What follows belongs to an exercise in optimizing a design on an open flow for small area; a production flow would make more cautious choices. Function was checked by simulation only, so behaviour that the tests miss may differ from the original. Not every run is shown, and edits may drop behaviour that the tests do not exercise.

run_1/registers.png
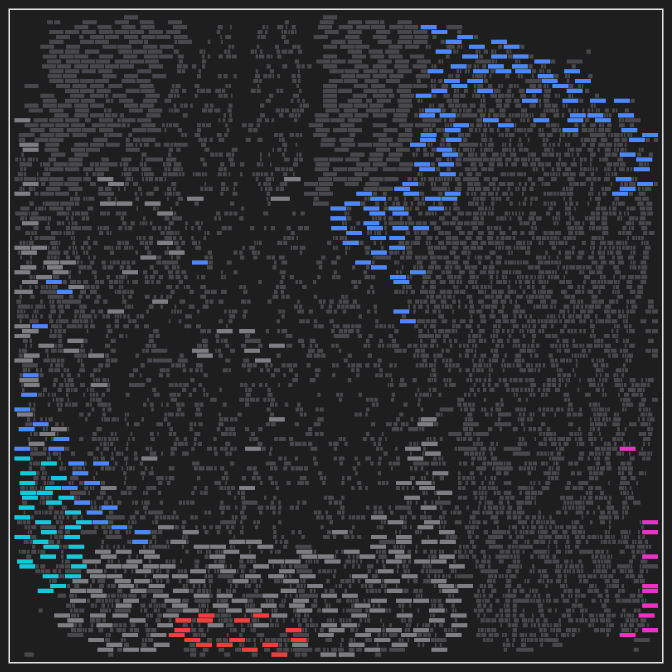
run_1/met4.png
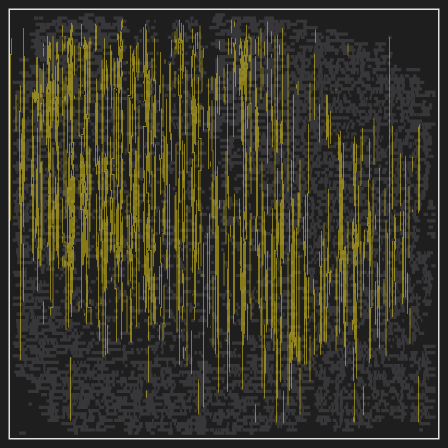
run_1/final_clocks.png
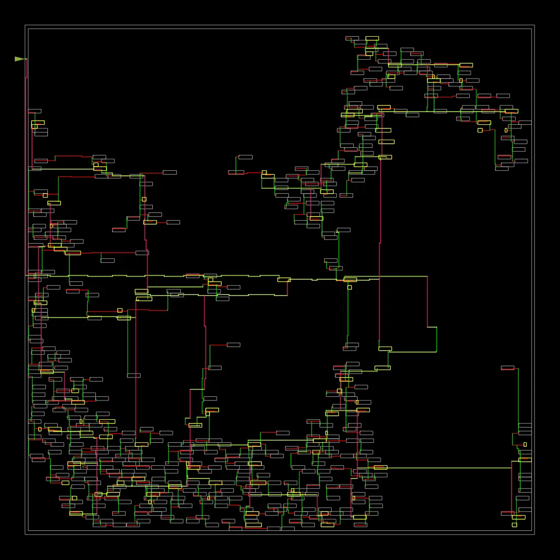
run_1/final_placement.png
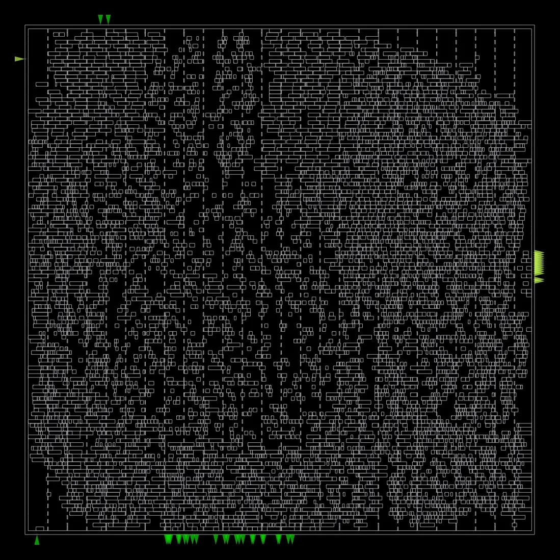
### design/flow/design.v
module counter(CLK,reset,CLK_out);
	input CLK,reset;
	output CLK_out;
	reg CLK_out;
	reg [31:0] count;
	always@(posedge CLK or negedge reset)
	begin
		if(!reset)
		begin
			CLK_out <= 1'b0;
			count <= 32'd0;
		end
		else if(count == 32'd127)
		begin
			CLK_out <= 1'b1;
			count <= 0;
		end
		else
		begin
			CLK_out <= 1'b0;
			count <= count + 32'd1;
		end
	end
endmodule
module counter2(CLK,reset,CLK_out);
	input CLK,reset;
	output CLK_out;
	reg CLK_out;
	reg [31:0] count;
	always@(posedge CLK or negedge reset)
	begin
		if(!reset)
		begin
			CLK_out <= 1'b0;
			count <= 32'd0;
		end
		else if(count == 32'd3)
		begin
			CLK_out <= 1'b1;
			count <= 0;
		end
		else
		begin
			CLK_out <= 1'b0;
			count <= count + 32'd1;
		end
	end
endmodule
module dot_display(row,out,out2);
	input [9:0] row;
	output reg [6:0] out,out2;
	always@(row)
	begin
		case(row[4:0])
			5'b00000: out = 7'b1000000;
			5'b00001: out = 7'b1111001;
			5'b00010: out = 7'b0100100;
			5'b00011: out = 7'b0110000;
			5'b00100: out = 7'b0011001;
			5'b00101: out = 7'b0010010;
			5'b00110: out = 7'b0000010;
			5'b00111: out = 7'b1111000;
			5'b01000: out = 7'b0000000;
			5'b01001: out = 7'b0010000;
			5'b01010: out = 7'b0001000;
		default
			out = 7'b1000000;
		endcase
		case(row[9:5])
			5'b00000: out2 = 7'b1000000;
			5'b00001: out2 = 7'b1111001;
			5'b00010: out2 = 7'b0100100;
			5'b00011: out2 = 7'b0110000;
			5'b00100: out2 = 7'b0011001;
			5'b00101: out2 = 7'b0010010;
			5'b00110: out2 = 7'b0000010;
			5'b00111: out2 = 7'b1111000;
			5'b01000: out2 = 7'b0000000;
			5'b01001: out2 = 7'b0010000;
			5'b01010: out2 = 7'b0001000;
		default
			out2 = 7'b1000000;
		endcase
	end 
endmodule
module oneshot(clock, reset, en, din, dout);
	input clock;
	input reset;
	input en;
	input din;
	output dout;
	reg [1:0] ss;
	always @(posedge clock or negedge reset)
	begin
		if(!reset)
			ss<=2'b00;
		else if(en)
		case(ss)
			2'b00:
				if(~din)
					ss<=2'b01;
			2'b01:
				ss<=2'b10;
			2'b10:
				if(din)
					ss<=2'b00;
			default:
				ss<=2'b00;
		endcase
	end
	assign dout=ss[0];
endmodule
module generate_block(disabled, random);
	input disabled;
	output [2 : 0] random;
	assign random = 3'd1;  
endmodule
module left_right_move(CLK, reset, en, left_button, right_button, map, placed, new_block_id, block1_y, block2_y, block3_y, block4_y, next_block1_x,next_block2_x,next_block3_x,next_block4_x);
	input CLK, reset, en, placed;
	input right_button, left_button;
	input [2 : 0] new_block_id;
	input [127:0] map;
	input [3:0] block1_y,block2_y,block3_y,block4_y; 
	output reg [2:0] next_block1_x,next_block2_x,next_block3_x,next_block4_x; 
	always@(posedge CLK or negedge reset)
	begin
		if(!reset)
		begin
			next_block1_x <= 3'd0;
			next_block2_x <= 3'd1;
			next_block3_x <= 3'd2;
			next_block4_x <= 3'd3;
		end
		else if(!en)
		begin
		end
		else if(placed)
		begin
			case (new_block_id)  
				3'd0 :  
				begin 
					next_block1_x <= 3'd0;
					next_block2_x <= 3'd1;
					next_block3_x <= 3'd2;
					next_block4_x <= 3'd3;
				end
				3'd1 :  
				begin 
					next_block1_x <= 3'd0;
					next_block2_x <= 3'd1;
					next_block3_x <= 3'd1;
					next_block4_x <= 3'd0;
				end
				3'd2 :  
				begin 
					next_block1_x <= 3'd0;
					next_block2_x <= 3'd1;
					next_block3_x <= 3'd2;
					next_block4_x <= 3'd3;
				end
				3'd3 :  
				begin 
					next_block1_x <= 3'd0;
					next_block2_x <= 3'd1;
					next_block3_x <= 3'd2;
					next_block4_x <= 3'd3;
				end
				3'd4 :  
				begin 
					next_block1_x <= 3'd0;
					next_block2_x <= 3'd1;
					next_block3_x <= 3'd2;
					next_block4_x <= 3'd3;
				end
				3'd5 :  
				begin 
					next_block1_x <= 3'd0;
					next_block2_x <= 3'd1;
					next_block3_x <= 3'd2;
					next_block4_x <= 3'd3;
				end
				3'd6 :  
				begin 
					next_block1_x <= 3'd0;
					next_block2_x <= 3'd1;
					next_block3_x <= 3'd2;
					next_block4_x <= 3'd3;
				end
			endcase
		end
		else if (right_button)
		begin 
			if (next_block1_x == 7 || next_block2_x == 7 || next_block3_x == 7 || next_block4_x == 7) 
			begin
				next_block1_x <= next_block1_x;
				next_block2_x <= next_block2_x;
				next_block3_x <= next_block3_x;
				next_block4_x <= next_block4_x;
			end
			else if (map[next_block1_x + (block1_y)*8 + 1] || map[next_block2_x + (block2_y)*8 + 1] || map[next_block3_x + (block3_y)*8 + 1] || map[next_block4_x + (block4_y)*8 + 1])
			begin
				next_block1_x <= next_block1_x;
				next_block2_x <= next_block2_x;
				next_block3_x <= next_block3_x;
				next_block4_x <= next_block4_x;
			end
			else 
			begin
				next_block1_x <= next_block1_x + 1;
				next_block2_x <= next_block2_x + 1;
				next_block3_x <= next_block3_x + 1;
				next_block4_x <= next_block4_x + 1;
			end
		end
		else if (left_button)
		begin 
			if (next_block1_x == 0 || next_block2_x == 0 || next_block3_x == 0 || next_block4_x == 0) 
			begin
				next_block1_x <= next_block1_x;
				next_block2_x <= next_block2_x;
				next_block3_x <= next_block3_x;
				next_block4_x <= next_block4_x;
			end 
			else if (map[next_block1_x + (block1_y)*8 - 1] || map[next_block2_x + (block2_y)*8 - 1] || map[next_block3_x + (block3_y)*8 - 1] || map[next_block4_x + (block4_y)*8 - 1])
			begin
				next_block1_x <= next_block1_x;
				next_block2_x <= next_block2_x;
				next_block3_x <= next_block3_x;
				next_block4_x <= next_block4_x;
			end
			else 
			begin
				next_block1_x <= next_block1_x - 1;
				next_block2_x <= next_block2_x - 1;
				next_block3_x <= next_block3_x - 1;
				next_block4_x <= next_block4_x - 1;
			end
		end
		else
		begin
			next_block1_x <= next_block1_x;
			next_block2_x <= next_block2_x;
			next_block3_x <= next_block3_x;
			next_block4_x <= next_block4_x;
		end
	end
endmodule 
module change_position(CLK,placed,reset,next_block1_x,next_block1_y,next_block2_x,next_block2_y,next_block3_x,next_block3_y,next_block4_x,next_block4_y,block1_x,block1_y,block2_x,block2_y,block3_x,block3_y,block4_x,block4_y);
	input reset,CLK,placed;
	input [2:0] next_block1_x,next_block2_x,next_block3_x,next_block4_x;
	input [3:0] next_block1_y,next_block2_y,next_block3_y,next_block4_y;
	output reg [2:0] block1_x,block2_x,block3_x,block4_x;
	output reg [3:0] block1_y,block2_y,block3_y,block4_y;
	always@(posedge CLK or negedge reset)
	begin
		if(!reset)
		begin
			block1_x <= 3'd0;
			block2_x <= 3'd1;
			block3_x <= 3'd2;
			block4_x <= 3'd3;
			block1_y <= 4'd0;
			block2_y <= 4'd0;
			block3_y <= 4'd0;
			block4_y <= 4'd0;
		end
		else
		begin
			block1_x <= next_block1_x;
			block2_x <= next_block2_x;
			block3_x <= next_block3_x;
			block4_x <= next_block4_x; 
			block1_y <= next_block1_y;
			block2_y <= next_block2_y;
			block3_y <= next_block3_y;
			block4_y <= next_block4_y;
		end
	end
endmodule
module down_move(CLK,en,map,reset, new_block_id, block1_x,block1_y,block2_x,block2_y,block3_x,block3_y,block4_x,block4_y,new_block1_y,new_block2_y,new_block3_y,new_block4_y,new_map,placed,row);
	input reset,CLK,en;
	input [2:0] block1_x,block2_x,block3_x,block4_x; 
	input [3:0] block1_y,block2_y,block3_y,block4_y; 
	output reg [3:0] new_block1_y,new_block2_y,new_block3_y,new_block4_y; 
	input [127:0] map; 
	output reg [127:0] new_map;
	output reg [9:0] row;
	output reg placed;
	input [2 : 0] new_block_id;  
	reg [127:0] nm;
	reg [9:0] rw;
	reg pl;
	reg [3:0] ny1,ny2,ny3,ny4;
	always@(posedge CLK or negedge reset)
	begin
		if(!reset)
		begin
			new_block1_y <= 4'd0;
			new_block2_y <= 4'd0;
			new_block3_y <= 4'd0;
			new_block4_y <= 4'd0;
			new_map <= 128'b0;
			placed <= 1'b0;
			row <= 10'd0;
		end
		else if(en)
		begin
			nm = new_map;
			rw = row;
			pl = placed;
			ny1 = new_block1_y;
			ny2 = new_block2_y;
			ny3 = new_block3_y;
			ny4 = new_block4_y;
			if(((block1_y+1) == 16) || ((block2_y+1) == 16) || ((block3_y+1) == 16) || ((block4_y+1) == 16) || ((1<<(block1_x+(block1_y+1)*8)) & map) || ((1<<(block2_x+(block2_y+1)*8)) & map) || ((1<<(block3_x+(block3_y+1)*8)) & map) || ((1<<(block4_x+(block4_y+1)*8)) & map) )
			begin 
				pl = 1;
				nm = (1'b1 << (block1_x + (block1_y)*8)) | (1'b1 << (block2_x + (block2_y)*8)) | (1'b1 << (block3_x + (block3_y)*8)) | (1'b1 << (block4_x + (block4_y)*8)) | map;
				if(nm[7:0] == 8'b11111111)
				begin
					rw = rw + 1;
					nm[15:8] = nm[7:0];
					nm[7:0] = 8'b00000000;
				end
				else
					nm[7:0] = nm[7:0];
				if(nm[15:8] == 8'b11111111)
				begin
					rw = rw + 1;
					nm[15:8] = nm[7:0];
					nm[7:0] = 8'b00000000;
				end
				else
					nm[7:0] = nm[7:0];
				if(nm[23:16] == 8'b11111111)
				begin
					rw = rw + 1;
					nm[23:8] = nm[15:0];
					nm[7:0] = 8'b00000000;
				end
				else
					nm[7:0] = nm[7:0];
				if(nm[31:24] == 8'b11111111)
				begin
					rw = rw + 1;
					nm[31:8] = nm[23:0];
					nm[7:0] = 8'b00000000;
				end
				else
					nm[7:0] = nm[7:0];
				if(nm[39:32] == 8'b11111111)
				begin
					rw = rw + 1;
					nm[39:8] = nm[31:0];
					nm[7:0] = 8'b00000000;
				end
				else
					nm[7:0] = nm[7:0];
				if(nm[47:40] == 8'b11111111)
				begin
					rw = rw + 1;
					nm[47:8] = nm[39:0];
					nm[7:0] = 8'b00000000;
				end
				else
					nm[7:0] = nm[7:0];
				if(nm[55:48] == 8'b11111111)
				begin
					rw = rw + 1;
					nm[55:8] = nm[47:0];
					nm[7:0] = 8'b00000000;
				end
				else
					nm[7:0] = nm[7:0];
				if(nm[63:56] == 8'b11111111)
				begin
					rw = rw + 1;
					nm[63:8] = nm[55:0];
					nm[7:0] = 8'b00000000;
				end
				else
					nm[7:0] = nm[7:0];
				if(nm[71:64] == 8'b11111111)
				begin
					rw = rw + 1;
					nm[71:8] = nm[63:0];
					nm[7:0] = 8'b00000000;
				end
				else
					nm[7:0] = nm[7:0];
				if(nm[79:72] == 8'b11111111)
				begin
					rw = rw + 1;
					nm[79:8] = nm[71:0];
					nm[7:0] = 8'b00000000;
				end
				else
					nm[7:0] = nm[7:0];
				if(nm[87:80] == 8'b11111111)
				begin
					rw = rw + 1;
					nm[87:8] = nm[79:0];
					nm[7:0] = 8'b00000000;
				end
				else
					nm[7:0] = nm[7:0];
				if(nm[95:88] == 8'b11111111)
				begin
					rw = rw + 1;
					nm[95:8] = nm[87:0];
					nm[7:0] = 8'b00000000;
				end
				else
					nm[7:0] = nm[7:0];
				if(nm[103:96] == 8'b11111111)
				begin
					rw = rw + 1;
					nm[103:8] = nm[95:0];
					nm[7:0] = 8'b00000000;
				end
				else
					nm[7:0] = nm[7:0];
				if(nm[111:104] == 8'b11111111)
				begin
					rw = rw + 1;
					nm[111:8] = nm[103:0];
					nm[7:0] = 8'b00000000;
				end
				else
					nm[7:0] = nm[7:0];
				if(nm[119:112] == 8'b11111111)
				begin
					rw = rw + 1;
					nm[119:8] = nm[111:0];
					nm[7:0] = 8'b00000000;
				end
				else
					nm[7:0] = nm[7:0];
				if(nm[127:120] == 8'b11111111)
				begin
					rw = rw + 1;
					nm[127:8] = nm[119:0];
					nm[7:0] = 8'b00000000;
				end
				else
					nm[7:0] = nm[7:0];
				if(rw[4:0] == 5'b01010)
				begin	
					rw[4:0] = 5'b00000;
					rw = rw + 10'b0000100000;	
				end
				else
					rw = rw;
				case (new_block_id)  
					3'd0 :  
					begin 
						ny1 = 4'd0; 
						ny2 = 4'd0;
						ny3 = 4'd0;
						ny4 = 4'd0;
					end
					3'd1 :  
					begin 
						ny1 = 4'd0; 
						ny2 = 4'd0;
						ny3 = 4'd1;
						ny4 = 4'd1;
					end
					3'd2 :  
					begin 
						ny1 = 4'd0; 
						ny2 = 4'd0;
						ny3 = 4'd0;
						ny4 = 4'd0;
					end
					3'd3 :  
					begin 
						ny1 = 4'd0; 
						ny2 = 4'd0;
						ny3 = 4'd0;
						ny4 = 4'd0;
					end
					3'd4 :  
					begin 
						ny1 = 4'd0; 
						ny2 = 4'd0;
						ny3 = 4'd0;
						ny4 = 4'd0;
					end
					3'd5 :  
					begin 
						ny1 = 4'd0; 
						ny2 = 4'd0;
						ny3 = 4'd0;
						ny4 = 4'd0;
					end
					3'd6 :  
					begin 
						ny1 = 4'd0; 
						ny2 = 4'd0;
						ny3 = 4'd0;
						ny4 = 4'd0;
					end
				endcase
			end
			else
			begin
				pl = 0;
				ny1 = block1_y + 4'b1; 
				ny2 = block2_y + 4'b1; 
				ny3 = block3_y + 4'b1; 
				ny4 = block4_y + 4'b1; 
			end
			new_map <= nm;
			row <= rw;
			placed <= pl;
			new_block1_y <= ny1;
			new_block2_y <= ny2;
			new_block3_y <= ny3;
			new_block4_y <= ny4;
		end
	end
endmodule
module board_display(CLK,reset,en,map,block1_x,block1_y,block2_x,block2_y,block3_x,block3_y,block4_x,block4_y,row,col);
	input CLK,reset,en;
	input [2:0] block1_x,block2_x,block3_x,block4_x; 
	input [3:0] block1_y,block2_y,block3_y,block4_y; 
	input [127:0] map;
	reg [127:0] t_map;
	output reg [7:0] row;
	output reg [15:0] col;
	reg [3:0] col_count;
	always@(posedge CLK or negedge reset)
	begin
	if(!reset)
	begin
		t_map <= 128'b0;
		col_count <= 4'd0;
		row <= 8'b0;
		col <= 16'b0;
	end
	else if(en)
	begin
		t_map <= map | (1 << (block1_x+8*block1_y)) | (1 << (block2_x+8*block2_y)) | (1 << (block3_x+8*block3_y)) | (1 << (block4_x+8*block4_y));
		col_count <= col_count + 1;
		case(col_count)
			4'd0: col <= 16'b1000000000000000;
			4'd1: col <= 16'b0100000000000000;
			4'd2: col <= 16'b0010000000000000;
			4'd3: col <= 16'b0001000000000000;
			4'd4: col <= 16'b0000100000000000;
			4'd5: col <= 16'b0000010000000000;
			4'd6: col <= 16'b0000001000000000;
			4'd7: col <= 16'b0000000100000000;
			4'd8: col <= 16'b0000000010000000;
			4'd9: col <= 16'b0000000001000000;
			4'd10: col <= 16'b0000000000100000;
			4'd11: col <= 16'b0000000000010000;
			4'd12: col <= 16'b0000000000001000;
			4'd13: col <= 16'b0000000000000100;
			4'd14: col <= 16'b0000000000000010;
			4'd15: col <= 16'b0000000000000001;
		endcase
		case(col_count)
			4'd0: row <= ~(t_map[7:0]);
			4'd1: row <= ~(t_map[15:8]);
			4'd2: row <= ~(t_map[23:16]);
			4'd3: row <= ~(t_map[31:24]);
			4'd4: row <= ~(t_map[39:32]);
			4'd5: row <= ~(t_map[47:40]);
			4'd6: row <= ~(t_map[55:48]);
			4'd7: row <= ~(t_map[63:56]);
			4'd8: row <= ~(t_map[71:64]);
			4'd9: row <= ~(t_map[79:72]);
			4'd10: row <= ~(t_map[87:80]);
			4'd11: row <= ~(t_map[95:88]);
			4'd12: row <= ~(t_map[103:96]);
			4'd13: row <= ~(t_map[111:104]);
			4'd14: row <= ~(t_map[119:112]);
			4'd15: row <= ~(t_map[127:120]);
		endcase
	end
	end
endmodule
module project(CLK,reset,out,out2,dot_row,dot_col, right_button, left_button);
	input reset,CLK, right_button, left_button;
	wire [2:0] block1_x,block2_x,block3_x,block4_x;
	wire [3:0] block1_y,block2_y,block3_y,block4_y;
	wire [2:0] next_block1_x,next_block2_x,next_block3_x,next_block4_x;
	wire [3:0] next_block1_y,next_block2_y,next_block3_y,next_block4_y;
	wire [127:0] map; 
	wire [9:0] row;
	output [6:0] out,out2;
	output [7:0] dot_row;
	output [15:0]dot_col;
	wire placed;
	wire Second; 
	wire dis; 
	wire [2 : 0] new_block_id;
	wire right_button_debounced;
	wire left_button_debounced;
	counter c(CLK,reset,Second);
	counter2 c2(CLK,reset,dis);
	dot_display dd(row,out,out2);
	oneshot debouncer_right_button(.clock(CLK), .reset(reset), .en(dis), .din(right_button), .dout(right_button_debounced));
	oneshot debouncer_left_button(.clock(CLK), .reset(reset), .en(dis), .din(left_button), .dout(left_button_debounced));
	generate_block gb(.disabled(placed), .random(new_block_id));
	left_right_move lrm(CLK, reset, dis, left_button_debounced, right_button_debounced, map, placed, new_block_id, block1_y, block2_y, block3_y, block4_y, next_block1_x,next_block2_x,next_block3_x,next_block4_x);
	change_position cp(CLK,placed,reset,next_block1_x,next_block1_y,next_block2_x,next_block2_y,next_block3_x,next_block3_y,next_block4_x,next_block4_y,block1_x,block1_y,block2_x,block2_y,block3_x,block3_y,block4_x,block4_y);
	down_move dm(CLK,Second,map,reset, new_block_id,block1_x,block1_y,block2_x,block2_y,block3_x,block3_y,block4_x,block4_y,next_block1_y,next_block2_y,next_block3_y,next_block4_y,map,placed,row);
	board_display bd(CLK,reset,dis,map,block1_x,block1_y,block2_x,block2_y,block3_x,block3_y,block4_x,block4_y,dot_row,dot_col);
endmodule
### design/flow/run.sh
#!/bin/bash
# synth_recipe.tcl (not shown) runs the flow's synth.tcl, then flattens the netlist and writes it again
# the make line also repeats each setting of config.mk as NAME=value (left out here)
make -C /OpenROAD-flow-scripts/flow DESIGN_CONFIG=/design/flow/config.mk WORK_HOME=/design/flow/orfs CLKGATE_MAP_FILE= SYNTH_SCRIPT=/design/flow/synth_recipe.tcl finish
### design/flow/config.mk
export PLATFORM = sky130hd
export DESIGN_NAME = project
export DESIGN_NICKNAME = project
export VERILOG_FILES = /design/flow/design.v
export SDC_FILE = /design/flow/constraint.sdc
export NUM_CORES = 4
export LEC_CHECK = 0
export CAP_MARGIN = 20
export CORE_MARGIN = 2
export CORE_UTILIZATION = 40
export SLEW_MARGIN = 20
### design/flow/constraint.sdc
create_clock -name core_clock -period 15.0 [get_ports {CLK}]
set_input_delay 3.0000 -clock core_clock [delete_from_list [all_inputs] [get_ports {CLK}]]
set_output_delay 3.0000 -clock core_clock [all_outputs]
set_load 0.01 [all_outputs]
==> metrics.yaml, run 1 <==
outcome:
  status: "complete, no violations"
setup_path:
  critPathLaunch: "cp.block2_x[2]"
  cp.depth: 56
  crit_path_end_kind: "register"
  r2r-end: "dm.row[9]"
  cp_max_fo: 18
  cp_top_family: "simple AND/OR/NAND/NOR gates"
  worst_path_largest_cell_delay_ns: 0.85
  cp.required_ns: 15.57
sta:
  setup_ws_ns: 0.8482
  relSlewSlack_pct: 13.12
  hold_slack_ns: 0.3671
  slew_viol_final: 0
  finalHoldViolCount: 0
  setup_viol: 0
  rsz0062_at_grt: "false"
  post-route-min-period_ns: 14.15
  fin_crit_sh_pct: 94.35
  tightest_slew_ns: 1.297
  finalSetupTns_ns: 0
route:
  ant_nets: 0
  wl_met2_um: 126400
  post-route-drc-count: 0
  wl_met3_um: 45790
  maxUsedRoutingLayer: "met5"
  drt-met1-wl_um: 113300
synth:
  ys_async_sr_fraction_pct: 100.0
  mappedNetlistArea_mm2: 0.05119
  synth_top_area_share_pct: 20.19
  synth_flop_cell: "dfrtp_1"
  synth.distinct_cells: 125
  synth_area_per_cell_um2: 8.375
  synth_area_leaders: "dfrtp_1 (20%), mux4_2 (15%), mux2i_1 (9.6%), a21oi_1 (4.6%), nor2_1 (4.0%)"
  synth_seq_cells: 421
  yosysSeqAreaShare_pct: 20.60
  synthTopCellsByCount: "nor2_1 (542), clkbuf_1 (510), mux2i_1 (493)"
  synthCells: 6113
grt:
  grt_pass1_wl_um: 433200
  antenna_found_initial: 40
  grt_util_met3_pct: 21.12
  overflow: 0
  grt.busiest_layer: "met2"
  first_global_vias: 53390
  grt_usage_pct: 46.86
  grtUsageMet2_pct: 65.42
floorplanning:
  start_util_pct: 40.20
  fp.dieArea_mm2: 0.1309
  fp.dieH_um: 361.8
  num_rows: 131
  die_x_um: 361.8
  fp.coreArea_mm2: 0.1274
clock_network:
  cts_setup_buffers: 0
  cts_tree: "yes"
  cts_root_buf: "clkbuf_16"
  holdBufCountCts: 0
  cts_buffers: 55
layout:
  drive_gt1_share_pct: 18.72
  area.growth.synth_to_final_pct: 10.74
  stdcell_area_mm2: 0.05669
placed_design:
  dp_hpwl_um: 225400
  dpl_cell_area_mm2: 0.05462
  place_ws_ns: 0.7847
  routabilityCongestion: 1.090
  io_buffers: 41
worst_hold_path:
  min_from: "dm.new_block3_y[1]"
  min_path_type: "register to register"
  hold-path-endpoint: "cp.block3_y[1]"
flow_run:
  cap_viol_max_count: 0
## Picture notes: registers.png
legend:
  bd.col:
    colour: red
    sequential_cells: 16
  dm.new_map:
    colour: blue
    sequential_cells: 128
  dm.row:
    colour: magenta
    sequential_cells: 10
    where: bottom right
  c.count:
    colour: cyan
    sequential_cells: 32
    where: bottom left
not coloured: 235
fin util: 44.52%
fraction of area in registers: 18.64%

## Picture notes: met4.png
longest straight run: 229 um
wire length on this layer: 30.1 mm
detailed-route via count: 58180
final wirelength: 316300 um

## Picture notes: final_clocks.png
worst skew pair latency: 0.74 ns
clock skew: 0.07558 ns

## Picture notes: final_placement.png
Fill cells: 12520
Well-Tap Cells: 1662

run 1: flip-flops by register name, summed over array words and instances (netlist names), 8 cells and up:
| signal | cells |
|---|---|
| dm.new_map | 128 |
| c.count | 32 |
| bd.col | 16 |
| bd.row | 8 |
| c2.count | 32 |
| dm.row | 10 |
| bd.t_map | 128 |
run 1: layout make-up:
cell class / instances / area [um^2] / area share (%)
Inverter: 88 / 332.8 / 0.5871
Antenna cell: 28 / 70.07 / 0.1236
Timing Repair Buffer: 451 / 3507 / 6.186
Clock inverter: 29 / 417.9 / 0.7371
Multi-Input combinational cell: 4929 / 38200 / 67.38
Tap cell: 1662 / 2079 / 3.668
Sequential cell: 421 / 10570 / 18.64
Clock buffer: 71 / 1516 / 2.675
run 1: worst reg2reg max path: cells and delay by family, from the launching register on:
family / cells / cell delay [ns]
flip-flops: 1 / 0.75
AND/OR/NAND/NOR: 23 / 4.95
XOR/XNOR: 2 / 0.43
adder cells (fa/ha/maj): 10 / 3.11
AO/OA/AOI/OAI: 19 / 4.55
buffers and inverters: 2 / 0.18
run 1: kinds of logic (layout without fill, tap and decap cells):
logic type      after synthesis  count (layout)  share of synthesized area [%]
simple gates               1896            1896                          18.47
other cells                   0              28                              0
xor+xnor                    235             235                          4.482
flops                       421             421                          20.60
buf+inv                     763             639                          5.841
compound gates             1823            1823                          22.84
fa+ha+maj                    69              69                          1.740
mux                         906             906                          26.03
run 1: placed cells by master (no fill, tap or decap), types with 46 or more instances in the layout:
cell,n
ha_1,61
buf_4,407
nand3_1,175
nor2_1,536
xnor2_1,148
dfrtp_1,408
nand2_1,455
or3_1,46
nor3_1,196
o21ai_0,352
xor2_1,53
a22oi_1,147
nor4_1,58
mux2_2,81
a31oi_1,66
inv_1,79
a211oi_1,57
clkbuf_16,55
a21oi_1,470
o22ai_1,306
nand4_1,73
mux4_2,332
mux2i_1,489
run 1: through the flow:
step	utilization, %	cells
global route	44.47	7655
floorplan	-	6113
detailed placement	42.89	7550
CTS	44.41	7650
global placement	42.86	7549
finish	44.52	7679
run 1: repair_timing:
item,CTS,global route
gates resized for setup,0,9
endpoints found under the hold margin,0,0
setup endpoints to repair,0,4
## Run 2: files that changed since run 1, shown whole
==> design/flow/design.v <==
module project(CLK,reset,out,out2,dot_row,dot_col, right_button, left_button);
	input reset,CLK, right_button, left_button;
	output reg [6:0] out,out2;
	output reg [7:0] dot_row;
	output [15:0] dot_col;
	reg [6:0] c;           
	reg started;           
	wire ph0 = (c[1:0] == 2'b11);
	wire ph1 = (c[1:0] == 2'b00);
	wire ph2 = (c[1:0] == 2'b01);
	wire ph3 = (c[1:0] == 2'b10);
	wire dis = ph0 & (started | c[2]);
	wire sec = (c == 7'd123) & started;
	wire slot_last = (c[6:2] == 5'b11110);   
	wire slot_first = (c[6:2] == 5'b11111);  
	reg [1:0] ssr, ssl;    
	reg [2:0] xb;          
	reg xo;                
	reg [3:0] yb;          
	reg yo;                
	reg placed;
	reg [9:0] sc;
	reg [127:0] map;
	reg [7:0] S;
	reg R, L, D, F0, F1;
	reg clr;               
	wire [7:0] m2 = 8'b11 << xb;
	wire [7:0] MT = (xo | yo) ? m2 : (8'b1111 << xb);
	wire [7:0] MB = yo ? (xo ? m2 : (8'b1100 << xb)) : 8'b0;
	wire [3:0] didx = c[5:2] + 4'd2;
	reg [4:0] addr;
	always @* begin
		case (c[1:0])
			2'b00: addr = {1'b0, yb};
			2'b01: addr = {1'b0, yb} + 5'd1;
			2'b10: addr = {1'b0, yb} + 5'd2;
			default: addr = {1'b0, didx};
		endcase
	end
	wire [7:0] rd = (addr[4] | clr) ? 8'b0 : map[{addr[3:0], 3'b000} +: 8];
	wire [7:0] prow = ((didx == yb) ? MT : 8'b0) | (({1'b0, didx} == {1'b0, yb} + 5'd1) ? MB : 8'b0);
	wire bot = (yb == 4'd15) | (yo & (yb == 4'd14));
	wire merge = bot | D;
	wire y0 = (yb == 4'd0);
	wire [1:0] k = F0 ? ((F1 | y0) ? 2'd2 : 2'd1) : {1'b0, F1};
	wire [3:0] Lrow = F1 ? yb + 4'd1 : (y0 ? 4'd1 : yb);
	wire step = placed & slot_first & ((ph1 & (F0 | F1)) | (ph2 & k[1]));
	wire [9:0] sc1 = sc + {8'b0, k};
	wire [9:0] sc2 = (sc1[4:0] == 5'd10) ? {sc1[9:5] + 5'd1, 5'd0} : sc1;
	integer j;
	always @(posedge CLK or negedge reset) begin
		if (!reset) begin
			c <= 7'd123;
			started <= 1'b0;
			ssr <= 2'b00; ssl <= 2'b00;
			xb <= 3'd0; xo <= 1'b0;
			yb <= 4'd0; yo <= 1'b0;
			placed <= 1'b0;
			sc <= 10'd0;
			S <= 8'b0;
			dot_row <= 8'b0;
		end else begin
			c <= c + 7'd1;
			if (c[2:0] == 3'b111) started <= 1'b1;
			if (dis) begin
				case (ssr)
					2'b00: if (~right_button) ssr <= 2'b01;
					2'b01: ssr <= 2'b10;
					2'b10: if (right_button) ssr <= 2'b00;
					default: ssr <= 2'b00;
				endcase
				case (ssl)
					2'b00: if (~left_button) ssl <= 2'b01;
					2'b01: ssl <= 2'b10;
					2'b10: if (left_button) ssl <= 2'b00;
					default: ssl <= 2'b00;
				endcase
				if (placed) begin
					xb <= 3'd0; xo <= 1'b1;
				end else if (ssr[0]) begin
					if (!((MT[7] | MB[7]) | R)) xb <= xb + 3'd1;
				end else if (ssl[0]) begin
					if (!((MT[0] | MB[0]) | L)) xb <= xb - 3'd1;
				end
				S <= rd | prow;
				dot_row <= ~S;
			end
			if (sec) begin
				placed <= merge;
				if (merge) begin
					sc <= sc2;
				end else
					yb <= yb + 4'd1;
			end
			if (placed & slot_first & ph2) begin
				yb <= 4'd0; yo <= 1'b1;
			end
		end
	end
	always @(posedge CLK or negedge reset) begin
		if (!reset) clr <= 1'b1;
		else if (c == 7'd10) clr <= 1'b0;
	end
	wire mrg = sec & merge;
	reg [15:0] sh, wr;
	always @* begin
		for (j = 0; j < 16; j = j + 1) begin
			sh[j] = clr | (step & (j <= Lrow));
			wr[j] = mrg & ((j == yb) | (yo & (j == yb + 1)));
		end
	end
	wire [135:0] up = {map, 8'b0};
	reg [127:0] mapn;
	always @* begin
		for (j = 0; j < 16; j = j + 1)
			mapn[8*j +: 8] = ({8{sh[j]}} & up[8*j +: 8]) | ({8{~sh[j]}} & map[8*j +: 8]) | ({8{wr[j]}} & MT);
	end
	always @(posedge CLK) map <= mapn;
	always @(posedge CLK) begin
		if (ph1) begin
			R <= |(rd & (MT << 1));
			L <= |(rd & (MT >> 1));
			if (slot_last) F0 <= &(rd | MT);
		end
		if (ph2) begin
			R <= R | (|(rd & (MB << 1)));
			L <= L | (|(rd & (MB >> 1)));
			if (slot_last) begin
				D <= |(rd & MT);
				F1 <= &(rd | MB);
			end
		end
		if (ph3 & slot_last) D <= D | (|(rd & MB));
	end
	assign dot_col = started ? (16'h8000 >> c[5:2]) : 16'h0000;
	always @* begin
		case (sc[4:0])
			5'd0: out = 7'b1000000;
			5'd1: out = 7'b1111001;
			5'd2: out = 7'b0100100;
			5'd3: out = 7'b0110000;
			5'd4: out = 7'b0011001;
			5'd5: out = 7'b0010010;
			5'd6: out = 7'b0000010;
			5'd7: out = 7'b1111000;
			5'd8: out = 7'b0000000;
			5'd9: out = 7'b0010000;
			5'd10: out = 7'b0001000;
			default: out = 7'b1000000;
		endcase
		case (sc[9:5])
			5'd0: out2 = 7'b1000000;
			5'd1: out2 = 7'b1111001;
			5'd2: out2 = 7'b0100100;
			5'd3: out2 = 7'b0110000;
			5'd4: out2 = 7'b0011001;
			5'd5: out2 = 7'b0010010;
			5'd6: out2 = 7'b0000010;
			5'd7: out2 = 7'b1111000;
			5'd8: out2 = 7'b0000000;
			5'd9: out2 = 7'b0010000;
			5'd10: out2 = 7'b0001000;
			default: out2 = 7'b1000000;
		endcase
	end
endmodule
==> design/flow/config.mk <==
export PLATFORM = sky130hd
export DESIGN_NAME = project
export DESIGN_NICKNAME = project
export VERILOG_FILES = /design/flow/design.v
export SDC_FILE = /design/flow/constraint.sdc
export NUM_CORES = 4
export LEC_CHECK = 0
export CAP_MARGIN = 20
export CORE_MARGIN = 2
export CORE_UTILIZATION = 65
export SLEW_MARGIN = 20
run_2/drive_strength.png
Scale bar: 50 um.
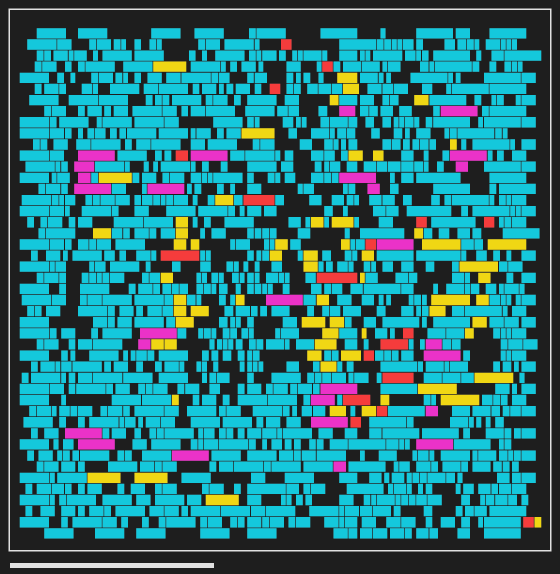
legend:
  drive 1 or less:
    colour: cyan
    cells: 1113
  drive 2:
    colour: yellow
    cells: 63
  drive 3 to 4:
    colour: red
    cells: 18
  drive 6 and up:
    colour: magenta
    cells: 27
worst setup margin: 9.731 ns
Signal buffers: 52
cell area after layout: 0.01165 mm^2
Area Overhead vs Synth: 9.064%

==> metrics.yaml, run 2 <==
placed_design:
  dp_hpwl_um: 19360
  io_buffers: 41
  place_ws_ns: 10.18
  routabilityCongestion: 1.022
clock_network:
  path_clk_slew_ns: 0.07
  cts_tree: "yes"
  cts_htree_levels: 4
  cts_buffers: 17
  cts_resized: 0
  cts_buffer_depth: 2
  cts_root_buf: "clkbuf_16"
  insertion_delay_ns: 0.44
  cts_setup_buffers: 0
  holdBufCountCts: 0
  cts_sinks: 182
layout:
  final_core_util_pct: 72.83
  reg_top3: "map: 128 flops, sc: 10 flops"
  largest_register_ff_count: 128
  antenna_cells: 0
  final_cell_mix: "o21ai_0 (180), nand2_1 (155), mux2i_1 (133), dfxtp_1 (128), a21oi_1 (72)"
  n_fill_cell: 1265
  final_common_cell: "o21ai_0"
  drive_gt1_share_pct: 8.845
  final_nets: 1248
  seq_area_mm2: 0.003948
  largest-register: "map"
  multi_input_area_mm2: 0.006322
grt:
  grt_pass1_wl_um: 45510
  first_global_vias: 8423
  antenna_found_initial: 0
  grt_usage_pct: 32.51
  overflow: 0
  grt_max_degree: 50
sta:
  setup_viol: 0
  post-route-min-period_ns: 5.269
  fin_crit_sh_pct: 35.13
  finalHoldViolCount: 0
  slew_viol_final: 0
  finalSetupTns_ns: 0
  tightest_slew_ns: 1.060
  final.setup_skew_ns: 0.009693
  rsz0062_at_grt: "false"
  max_freq_mhz: 189.8
  relSlewSlack_pct: 27.92
setup_path:
  worst_path_largest_cell_delay_ns: 0.56
  critPathKind: "register to output pin"
  critPathArrivalTime_ns: 2.27
  cp_cell_sequence: "inv_1 > ha_1 > nor2b_1 > nor3_1 > a211oi_1 > clkdlybuf4s50_1"
  cp_max_fo: 6
  cp.required_ns: 12.00
  crit_path_top_delay_cell: "clkdlybuf4s50_1"
  crit_path_end_kind: "output pin"
  start_kind: "register"
floorplanning:
  num_rows: 46
  boundaryPins: 42
  die_x_um: 132.2
  fp.dieArea_mm2: 0.01748
  fp.coreArea_mm2: 0.01600
  fp.dieH_um: 132.2
  start_util_pct: 66.77
route:
  drtIter0Drc: 983
  dr.pass1.iters: 7
  via_per_inst: 6.399
  drt-total-wl_um: 28220
  post-route-drc-count: 0
  wl_per_cell_um: 19.64
  ant_nets: 0
  route.vias.total: 9195
synth:
  synthCells: 1207
  syn_nets: 1247
  synth_seq_cells: 182
  mappedNetlistArea_mm2: 0.01068
  synth_area_leaders: "dfxtp_1 (24%), mux2i_1 (13%), dfrtp_1 (9.8%), o21ai_0 (8.5%), nand2_1 (5.4%)"
  synth_most_common_cell: "o21ai_0"
  yosys_warnings: 1
  yosysTopAreaCell: "dfxtp_1"
  synth_flop_cell: "dfxtp_1"
  synthTopCellsByCount: "o21ai_0 (182), nand2_1 (155), mux2i_1 (134)"
  ys_async_sr_fraction_pct: 26.92
  synth_area_per_cell_um2: 8.852
  synth_top_area_share_pct: 23.98
  yosysSeqAreaShare_pct: 36.95
  synth.distinct_cells: 81
  synth-edff-count: 5
outcome:
  status: "complete, no violations"
flow_run:
  cap_viol_max_count: 0
worst_hold_path:
  min_path_type: "register to register"
run_2/final_clocks.png
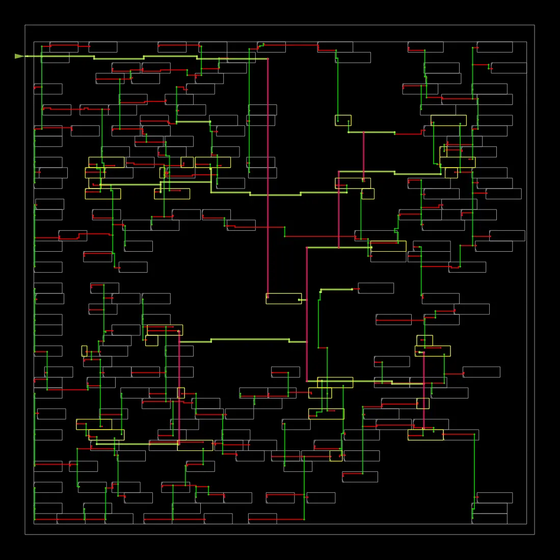
clkbuf count: 20

[run 2: cell types whose count changed in the layout (fill, tap and decap cells not counted), sizes merged, moves of 218 or more]
| cell | previous run | this run |
|---|---|---|
| mux4 | 332 | 7 |
| nor3 | 240 | 22 |
| dfrtp | 413 | 42 |
| buf | 411 | 12 |
| o22ai | 310 | 8 |
| nand2 | 458 | 155 |
| nor2 | 544 | 60 |
| a21oi | 471 | 76 |
| mux2i | 493 | 135 |
[run 2: area by class of cell]
cell class	instances	area share, %
multi-input cells	937	54.26
inverters	18	0.5798
well taps	216	2.319
flip-flops and latches	182	33.88
clock inverters	12	0.9449
repair buffers	52	4.188
clock buffers	20	3.833
[run 2: per-layer routing]
layer | global-route usage [%] | vias to the layer above | routed length [um]
met5 | 0 | - | 0
met4 | 11.47 | 0 | 709
met3 | 6.536 | 56 | 2006
met2 | 51.48 | 382 | 12990
met1 | 44.52 | 4379 | 12520
li1 | - | 4378 | -
[run 2: logic make-up after synthesis]
group | count (synthesis) | share of synthesized area, %
flip-flops | 182 | 36.95
AND/OR/NAND/NOR | 343 | 15.18
multiplexers | 147 | 14.72
buffers and inverters | 88 | 4.075
XOR/XNOR | 31 | 2.612
adder cells (fa/ha/maj) | 36 | 4.357
AO/OA/AOI/OAI | 380 | 22.11
[run 2: stage by stage]
stage,area (um^2),instances,hold WS [ns]
final,11650,1437,0.4569
after floorplan,10680,1207,0.4367
after detailed placement,11100,1405,0.4498
after global routing,11650,1437,0.4713
after global placement,11100,1405,0.4467
after CTS,11650,1437,0.4591
[run 2: critical path, delay by kind of cell (launching register included)]
family | cells | cell delay (ns)
adder cells (fa/ha/maj) | 1 | 0.31
buffers and inverters | 2 | 0.69
AND/OR/NAND/NOR | 2 | 0.16
AO/OA/AOI/OAI | 1 | 0.21
flip-flops | 1 | 0.46
[run 2: path summary, 6_finish.rpt]
kind                             from  slack, ns  depth (start not counted)         end
min in group asynchronous       reset       2.65                          2       sc[4]
worst min register to register   S[5]       0.46                          1  dot_row[5]
worst max-delay path            sc[1]       9.73                          6      out[3]
worst max register to register  yb[1]      10.61                         12          F1
max in group asynchronous       reset      11.92                          2      ssl[1]
worst min-delay path             S[5]       0.46                          1  dot_row[5]
## Run 3: files that changed since run 2, shown whole
==> design/flow/design.v <==
module project(CLK,reset,out,out2,dot_row,dot_col, right_button, left_button);
	input reset,CLK, right_button, left_button;
	output reg [6:0] out,out2;
	output reg [7:0] dot_row;
	output [15:0] dot_col;
	reg [6:0] c;           
	reg started;           
	wire ph0 = (c[1:0] == 2'b11);
	wire ph1 = (c[1:0] == 2'b00);
	wire ph2 = (c[1:0] == 2'b01);
	wire ph3 = (c[1:0] == 2'b10);
	wire [1:0] phase = c[1:0] + 2'd1;        
	wire dis = ph0 & (started | c[2]);
	wire sec = (c == 7'd123) & started;
	wire slot_last = (c[6:2] == 5'b11110);   
	wire slot_first = (c[6:2] == 5'b11111);  
	reg [1:0] ssr, ssl;    
	reg [2:0] xb;          
	reg xo;                
	reg [3:0] yb;          
	reg yo;                
	reg placed;
	reg [9:0] sc;
	reg [127:0] ring;      
	reg [7:0] S;
	reg R, L, D, F0, F1;
	reg [2:0] xm;          
	wire [2:0] xe = (placed & slot_first & ~ph0) ? xm : xb;
	wire [7:0] m2 = 8'b11 << xe;
	wire [7:0] MT = (xo | yo) ? m2 : (8'b1111 << xe);
	wire [7:0] MB = yo ? (xo ? m2 : (8'b1100 << xe)) : 8'b0;
	wire [3:0] yb1 = yb + 4'd1;
	wire [3:0] didx = c[5:2] + 4'd2;       
	reg [3:0] pa;
	always @* begin
		case (c[1:0])
			2'b00: pa = yb + 4'd4;
			2'b01: pa = yb + 4'd9;
			2'b10: pa = yb + 4'd14;
			default: pa = didx;
		endcase
	end
	wire oob = (ph2 & (yb == 4'd15)) | (ph3 & (yb[3:1] == 3'b111));
	wire [7:0] rd = (oob | ~started) ? 8'b0 : ring[{pa, 3'b000} +: 8];
	wire [7:0] prow = ((didx == yb) ? MT : 8'b0) | ((didx == yb1 && yb != 4'd15) ? MB : 8'b0);
	wire bot = (yb == 4'd15) | (yo & (yb == 4'd14));
	wire merge = bot | D;
	wire y0 = (yb == 4'd0);
	wire rem = F0 | F1;
	wire k2 = F0 & (F1 | y0);
	wire k1 = rem & ~k2;
	wire [3:0] Lrow = F1 ? yb1 : (y0 ? 4'd1 : yb);
	wire [9:0] sc1 = sc + {8'b0, k2, k1};
	wire [9:0] sc2 = (sc1[4:0] == 5'd10) ? {sc1[9:5] + 5'd1, 5'd0} : sc1;
	wire pass = (sec & merge) | (placed & slot_first & ~ph0);
	wire [1:0] lga = 2'd3 - phase;           
	wire pieceA = ~rem;                      
	wire pieceB = (yo & ~rem) | (k1 & F1) | (k1 & F0 & yo);  
	wire [255:0] g32 = {ring[127:64], 128'b0};
	reg [31:0] wout;
	reg [1:0] off;
	reg pc, zero;
	reg [7:0] s0d, s1d, s2d;
	integer w;
	always @* begin
		wout = 32'b0;
		for (w = 0; w < 4; w = w + 1) begin
			off = (pass & rem & ({lga, w[1:0]} <= Lrow)) ? (k2 ? 2'd2 : 2'd1) : 2'd0;
			zero = ~started | ((lga == 2'd0) & (w < off));
			pc = pass & ((({lga, w[1:0]} == yb) & pieceA) | (({lga, w[1:0]} == yb1) & (yb != 4'd15) & pieceB));
			s0d = ring[96 + 8*w +: 8];
			s1d = (w >= 1) ? ring[96 + 8*(w-1) +: 8] : ring[64 + 24 +: 8];
			s2d = (w >= 2) ? ring[96 + 8*(w-2) +: 8] : ring[64 + 8*(w+2) +: 8];
			wout[8*w +: 8] = (zero ? 8'b0 : ((off == 2'd0) ? s0d : (off == 2'd1) ? s1d : s2d)) | (pc ? MT : 8'b0);
		end
	end
	always @(posedge CLK) ring <= {ring[95:0], wout};
	always @(posedge CLK or negedge reset) begin
		if (!reset) begin
			c <= 7'd123;
			started <= 1'b0;
			ssr <= 2'b00; ssl <= 2'b00;
			xb <= 3'd0; xo <= 1'b0;
			yb <= 4'd0; yo <= 1'b0;
			placed <= 1'b0;
			sc <= 10'd0;
			S <= 8'b0;
			dot_row <= 8'b0;
		end else begin
			c <= c + 7'd1;
			if (c[2:0] == 3'b111) started <= 1'b1;
			if (dis) begin
				case (ssr)
					2'b00: if (~right_button) ssr <= 2'b01;
					2'b01: ssr <= 2'b10;
					2'b10: if (right_button) ssr <= 2'b00;
					default: ssr <= 2'b00;
				endcase
				case (ssl)
					2'b00: if (~left_button) ssl <= 2'b01;
					2'b01: ssl <= 2'b10;
					2'b10: if (left_button) ssl <= 2'b00;
					default: ssl <= 2'b00;
				endcase
				if (placed) begin
					xb <= 3'd0; xo <= 1'b1;
				end else if (ssr[0]) begin
					if (!((MT[7] | MB[7]) | R)) xb <= xb + 3'd1;
				end else if (ssl[0]) begin
					if (!((MT[0] | MB[0]) | L)) xb <= xb - 3'd1;
				end
				S <= rd | prow;
				dot_row <= ~S;
			end
			if (sec) begin
				placed <= merge;
				if (merge) sc <= sc2;
				else yb <= yb1;
			end
			if (placed & slot_first & ph3) begin
				yb <= 4'd0; yo <= 1'b1;
			end
		end
	end
	always @(posedge CLK) begin
		if (dis) xm <= xb;
		if (ph1) begin
			R <= |(rd & (MT << 1));
			L <= |(rd & (MT >> 1));
			if (slot_last) F0 <= &(rd | MT);
		end
		if (ph2) begin
			R <= R | (|(rd & (MB << 1)));
			L <= L | (|(rd & (MB >> 1)));
			if (slot_last) begin
				D <= |(rd & MT);
				F1 <= &(rd | MB);
			end
		end
		if (ph3 & slot_last) D <= D | (|(rd & MB));
	end
	assign dot_col = started ? (16'h8000 >> c[5:2]) : 16'h0000;
	always @* begin
		case (sc[4:0])
			5'd0: out = 7'b1000000;
			5'd1: out = 7'b1111001;
			5'd2: out = 7'b0100100;
			5'd3: out = 7'b0110000;
			5'd4: out = 7'b0011001;
			5'd5: out = 7'b0010010;
			5'd6: out = 7'b0000010;
			5'd7: out = 7'b1111000;
			5'd8: out = 7'b0000000;
			5'd9: out = 7'b0010000;
			5'd10: out = 7'b0001000;
			default: out = 7'b1000000;
		endcase
		case (sc[9:5])
			5'd0: out2 = 7'b1000000;
			5'd1: out2 = 7'b1111001;
			5'd2: out2 = 7'b0100100;
			5'd3: out2 = 7'b0110000;
			5'd4: out2 = 7'b0011001;
			5'd5: out2 = 7'b0010010;
			5'd6: out2 = 7'b0000010;
			5'd7: out2 = 7'b1111000;
			5'd8: out2 = 7'b0000000;
			5'd9: out2 = 7'b0010000;
			5'd10: out2 = 7'b0001000;
			default: out2 = 7'b1000000;
		endcase
	end
endmodule
==> metrics.yaml, run 3 <==
grt:
  grt.busiest_layer: "met2"
  grt_max_degree: 53
  grt_util_met1_pct: 50.07
  overflow: 0
  grt_pass1_wl_um: 44280
  first_global_vias: 8147
  grt_usage_pct: 34.62
  antenna_found_initial: 0
  grt_util_met3_pct: 5.821
  grtUsageMet2_pct: 52.19
route:
  drtIter0Drc: 1164
  post-route-drc-count: 0
  dr.pass1.iters: 8
  drt-total-wl_um: 28410
  route.vias.total: 9208
  ant_nets: 0
  wl_per_cell_um: 20.81
sta:
  setup_viol: 0
  slew_viol_final: 0
  rsz0062_at_grt: "false"
  tightest_slew_ns: 1.113
  fin_crit_sh_pct: 38.14
  relSlewSlack_pct: 23.69
  final.setup_skew_ns: 0.01238
  max_freq_mhz: 174.8
  finalSetupTns_ns: 0
  post-route-min-period_ns: 5.722
  finalHoldViolCount: 0
  setup_ws_ns: 9.278
clock_network:
  cts_buffers: 17
  cts_sinks: 184
  cts_htree_levels: 4
  cts_tree: "yes"
  cts_root_buf: "clkbuf_16"
  insertion_delay_ns: 0.44
  path_clk_slew_ns: 0.08
  holdBufCountCts: 0
  cts_setup_buffers: 0
  cts_buffer_depth: 2
  cts_resized: 0
synth:
  yosysTopAreaCell: "dfxtp_1"
  syn_nets: 1210
  synth_compound_area_share_pct: 23.98
  mappedNetlistArea_mm2: 0.01005
  synth_simple_gate_area_share_pct: 19.62
  synth-edff-count: 8
  synth_seq_cells: 184
  synthMuxAreaShare_pct: 2.826
  synth_xor_area_share_pct: 2.888
  yosysSeqAreaShare_pct: 39.91
  synth_area_leaders: "dfxtp_1 (25%), dfrtp_1 (10%), nand2_1 (6.9%), ha_1 (4.7%), o21ai_0 (3.7%)"
  synth_flop_cell: "dfxtp_1"
  yosys_warnings: 1
  synth_top_area_share_pct: 25.49
  synth.distinct_cells: 93
  synthTopCellsByCount: "nand2_1 (185), dfxtp_1 (128), o21ai_0 (75)"
  synth_top_family_by_area: "compound AO/OA/AOI/OAI gates"
  synthCells: 1166
  synthAdderAreaFrac_pct: 5.129
  ys_async_sr_fraction_pct: 26.09
  synth_area_per_cell_um2: 8.620
placed_design:
  routabilityCongestion: 0.9417
  dpl_cell_area_mm2: 0.01037
  dp_hpwl_um: 18550
  place_ws_ns: 9.784
setup_path:
  cp_top_family: "flip-flops"
  crit_path_end_kind: "output pin"
  cp.depth: 3
  cp_cell_sequence: "or3b_2 > nor3_1 > clkdlybuf4s50_1"
  start_kind: "register"
  reg2reg_depth: 16
  cp_num_buf_inv: 1
  critPathKind: "register to output pin"
  worst_path_largest_cell_delay_ns: 1.03
  crit_path_top_delay_cell: "dfrtp_1"
  critPathArrivalTime_ns: 2.72
  cp.required_ns: 12.00
  cp_max_fo: 27
layout:
  reg_top3: "ring: 128 flops, sc: 10 flops"
  n_fill_cell: 1175
  final_core_util_pct: 72.83
  largest_register_ff_count: 128
  drive_gt1_share_pct: 9.261
  area.growth.synth_to_final_pct: 9.747
  final_cell_mix: "nand2_1 (185), dfxtp_1 (128), o21ai_0 (74), a21oi_1 (66), nand3_1 (62)"
  final_common_cell: "nand2_1"
  multi_input_area_mm2: 0.005483
  antenna_cells: 0
  stdcell_area_mm2: 0.01103
  final_nets: 1208
  largest-register: "ring"
outcome:
  status: "complete, no violations"
floorplanning:
  start_util_pct: 66.36
  num_rows: 45
  die_x_um: 128.4
  fp.dieArea_mm2: 0.01647
  boundaryPins: 42
  fp.coreArea_mm2: 0.01515
worst_hold_path:
  hold_depth: 0
  min_path_type: "register to register"
flow_run:
  cap_viol_max_count: 0
==> run 3: cell types whose count changed in the layout (fill, tap and decap cells not counted), sizes merged, moves of 11 or more <==
cell,previous run,this run
mux2i,135,13
inv,25,38
o21ai,191,82
and3,6,29
nand2,155,187
o211ai,4,26
a31oi,6,25
o22ai,8,31
nand3,26,63
a22oi,32,21
==> run 3: worst paths after layout <==
path	from	to	slack, ns
worst max-delay path	started	dot_col[15]	9.28
worst min-delay path	ring[17]	ring[49]	0.35
worst max register to register	yb[2]	sc[9]	10.28
worst min register to register	ring[17]	ring[49]	0.35
max in group asynchronous	reset	xb[1]	11.93
min in group asynchronous	reset	sc[9]	2.64
==> run 3: metal layers <==
| metal | up-vias | part of all wire, % |
|---|---|---|
| met4 | 0 | 3.2 |
| met2 | 515 | 45 |
| met5 | - | 0 |
| met3 | 99 | 10 |
| li1 | 4246 | - |
| met1 | 4348 | 42 |
==> run 3: final cells by class <==
cell class	instances	area share [%]
inverters	34	1.157
well taps	188	2.132
clock inverters	15	1.838
multi-input cells	870	49.71
flip-flops and latches	184	36.37
clock buffers	17	3.857
repair buffers	57	4.946
==> run 3: cell families after synthesis <==
kind of cell	Yosys count
buffers and inverters	112
muxes	25
adders and majority gates	40
xor gates and xnor gates	31
DFF	184
AOI/OAI and AO/OA	355
and+or+nand+nor	419
==> run 3: per-stage QoR <==
step	std cells	hold slack, ns
3_3_place_gp	1332	0.3274
4_1_cts	1364	0.3530
3_5_place_dp	1332	0.3359
5_1_grt	1365	0.3579
6_report	1365	0.3526
2_1_floorplan	1166	0.3249
==> run 3: worst register-to-register path, delay by kind of cell (launching register included) <==
family          cells  cell delay (ns)
buf+inv             4             1.37
simple gates        5             1.08
fa+ha+maj           2             0.78
flops               1             0.64
compound gates      4             0.56
xor+xnor            1             0.17
run_3/pins.png
Scale bar: 50 um. Pins as bars across the die edge, other pins in grey.
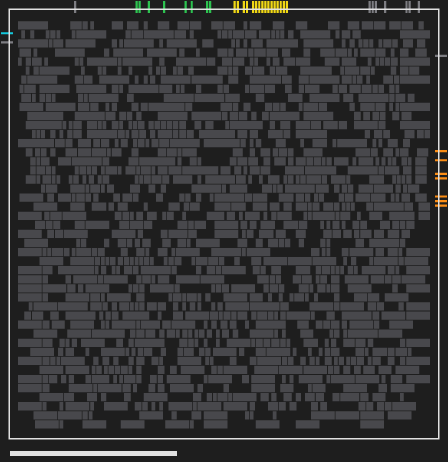
legend:
  dot_row:
    colour: green
    pins: 8
    direction: output
    edge: top
  dot_col:
    colour: yellow
    pins: 16
    direction: output
    edge: top
  out:
    colour: orange
    pins: 7
    direction: output
    edge: right
  CLK:
    colour: cyan
    pins: 1
    direction: input
    edge: left
Port-buffer cells: 41
DIE HEIGHT: 128.4 um

run_3/registers.png
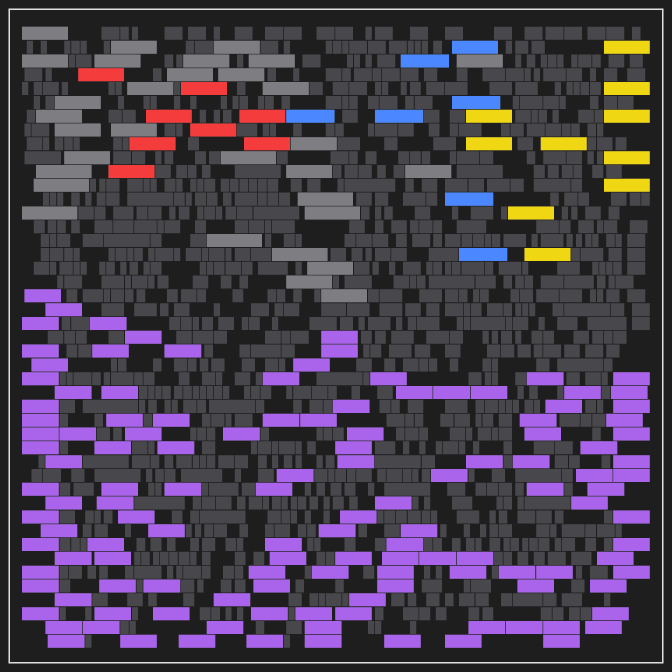
legend:
  sc:
    colour: yellow
    sequential_cells: 10
    where: top right
  S:
    colour: red
    sequential_cells: 8
    where: top left
  ring:
    colour: purple
    sequential_cells: 128
  c:
    colour: blue
    sequential_cells: 7
FF/Latch Area: 0.004011 mm^2
fraction of area in registers: 36.37%

separate check: timing with driven ports:
No port has a modelled driver above. Below, the same layouts with a new extraction and two added sets of constraints.
Step 1 (the two cells are an assumption about what drives the block):
set clk [get_ports {CLK}]
set_driving_cell -lib_cell sky130_fd_sc_hd__clkbuf_16 $clk
set_driving_cell -lib_cell sky130_fd_sc_hd__buf_2 [delete_from_list [all_inputs] $clk]
Step 2 times the ports against the registers' clock, not the clock port: input delays grow and output delays shrink by t, the midpoint of the rising clock arrivals with the driver on.
a / b / c = no drivers / after step 1 / after step 2; a / b = the first two.
| run | t (ns) | setup slack, ns | worst slew at a driven data input, ns | cell pins on the clock port's net |
|---|---|---|---|---|
| run 1 | 0.783 | 0.848 / 0.848 / 0.848 | 0.05 | 1 |
| run 2 | 0.485 | 9.731 / 9.683 / 10.168 | 0.03 | 1 |
| run 3 | 0.482 | 9.278 / 9.235 / 9.717 | 0.03 | 1 |
After both steps every run listed still meets setup and hold.
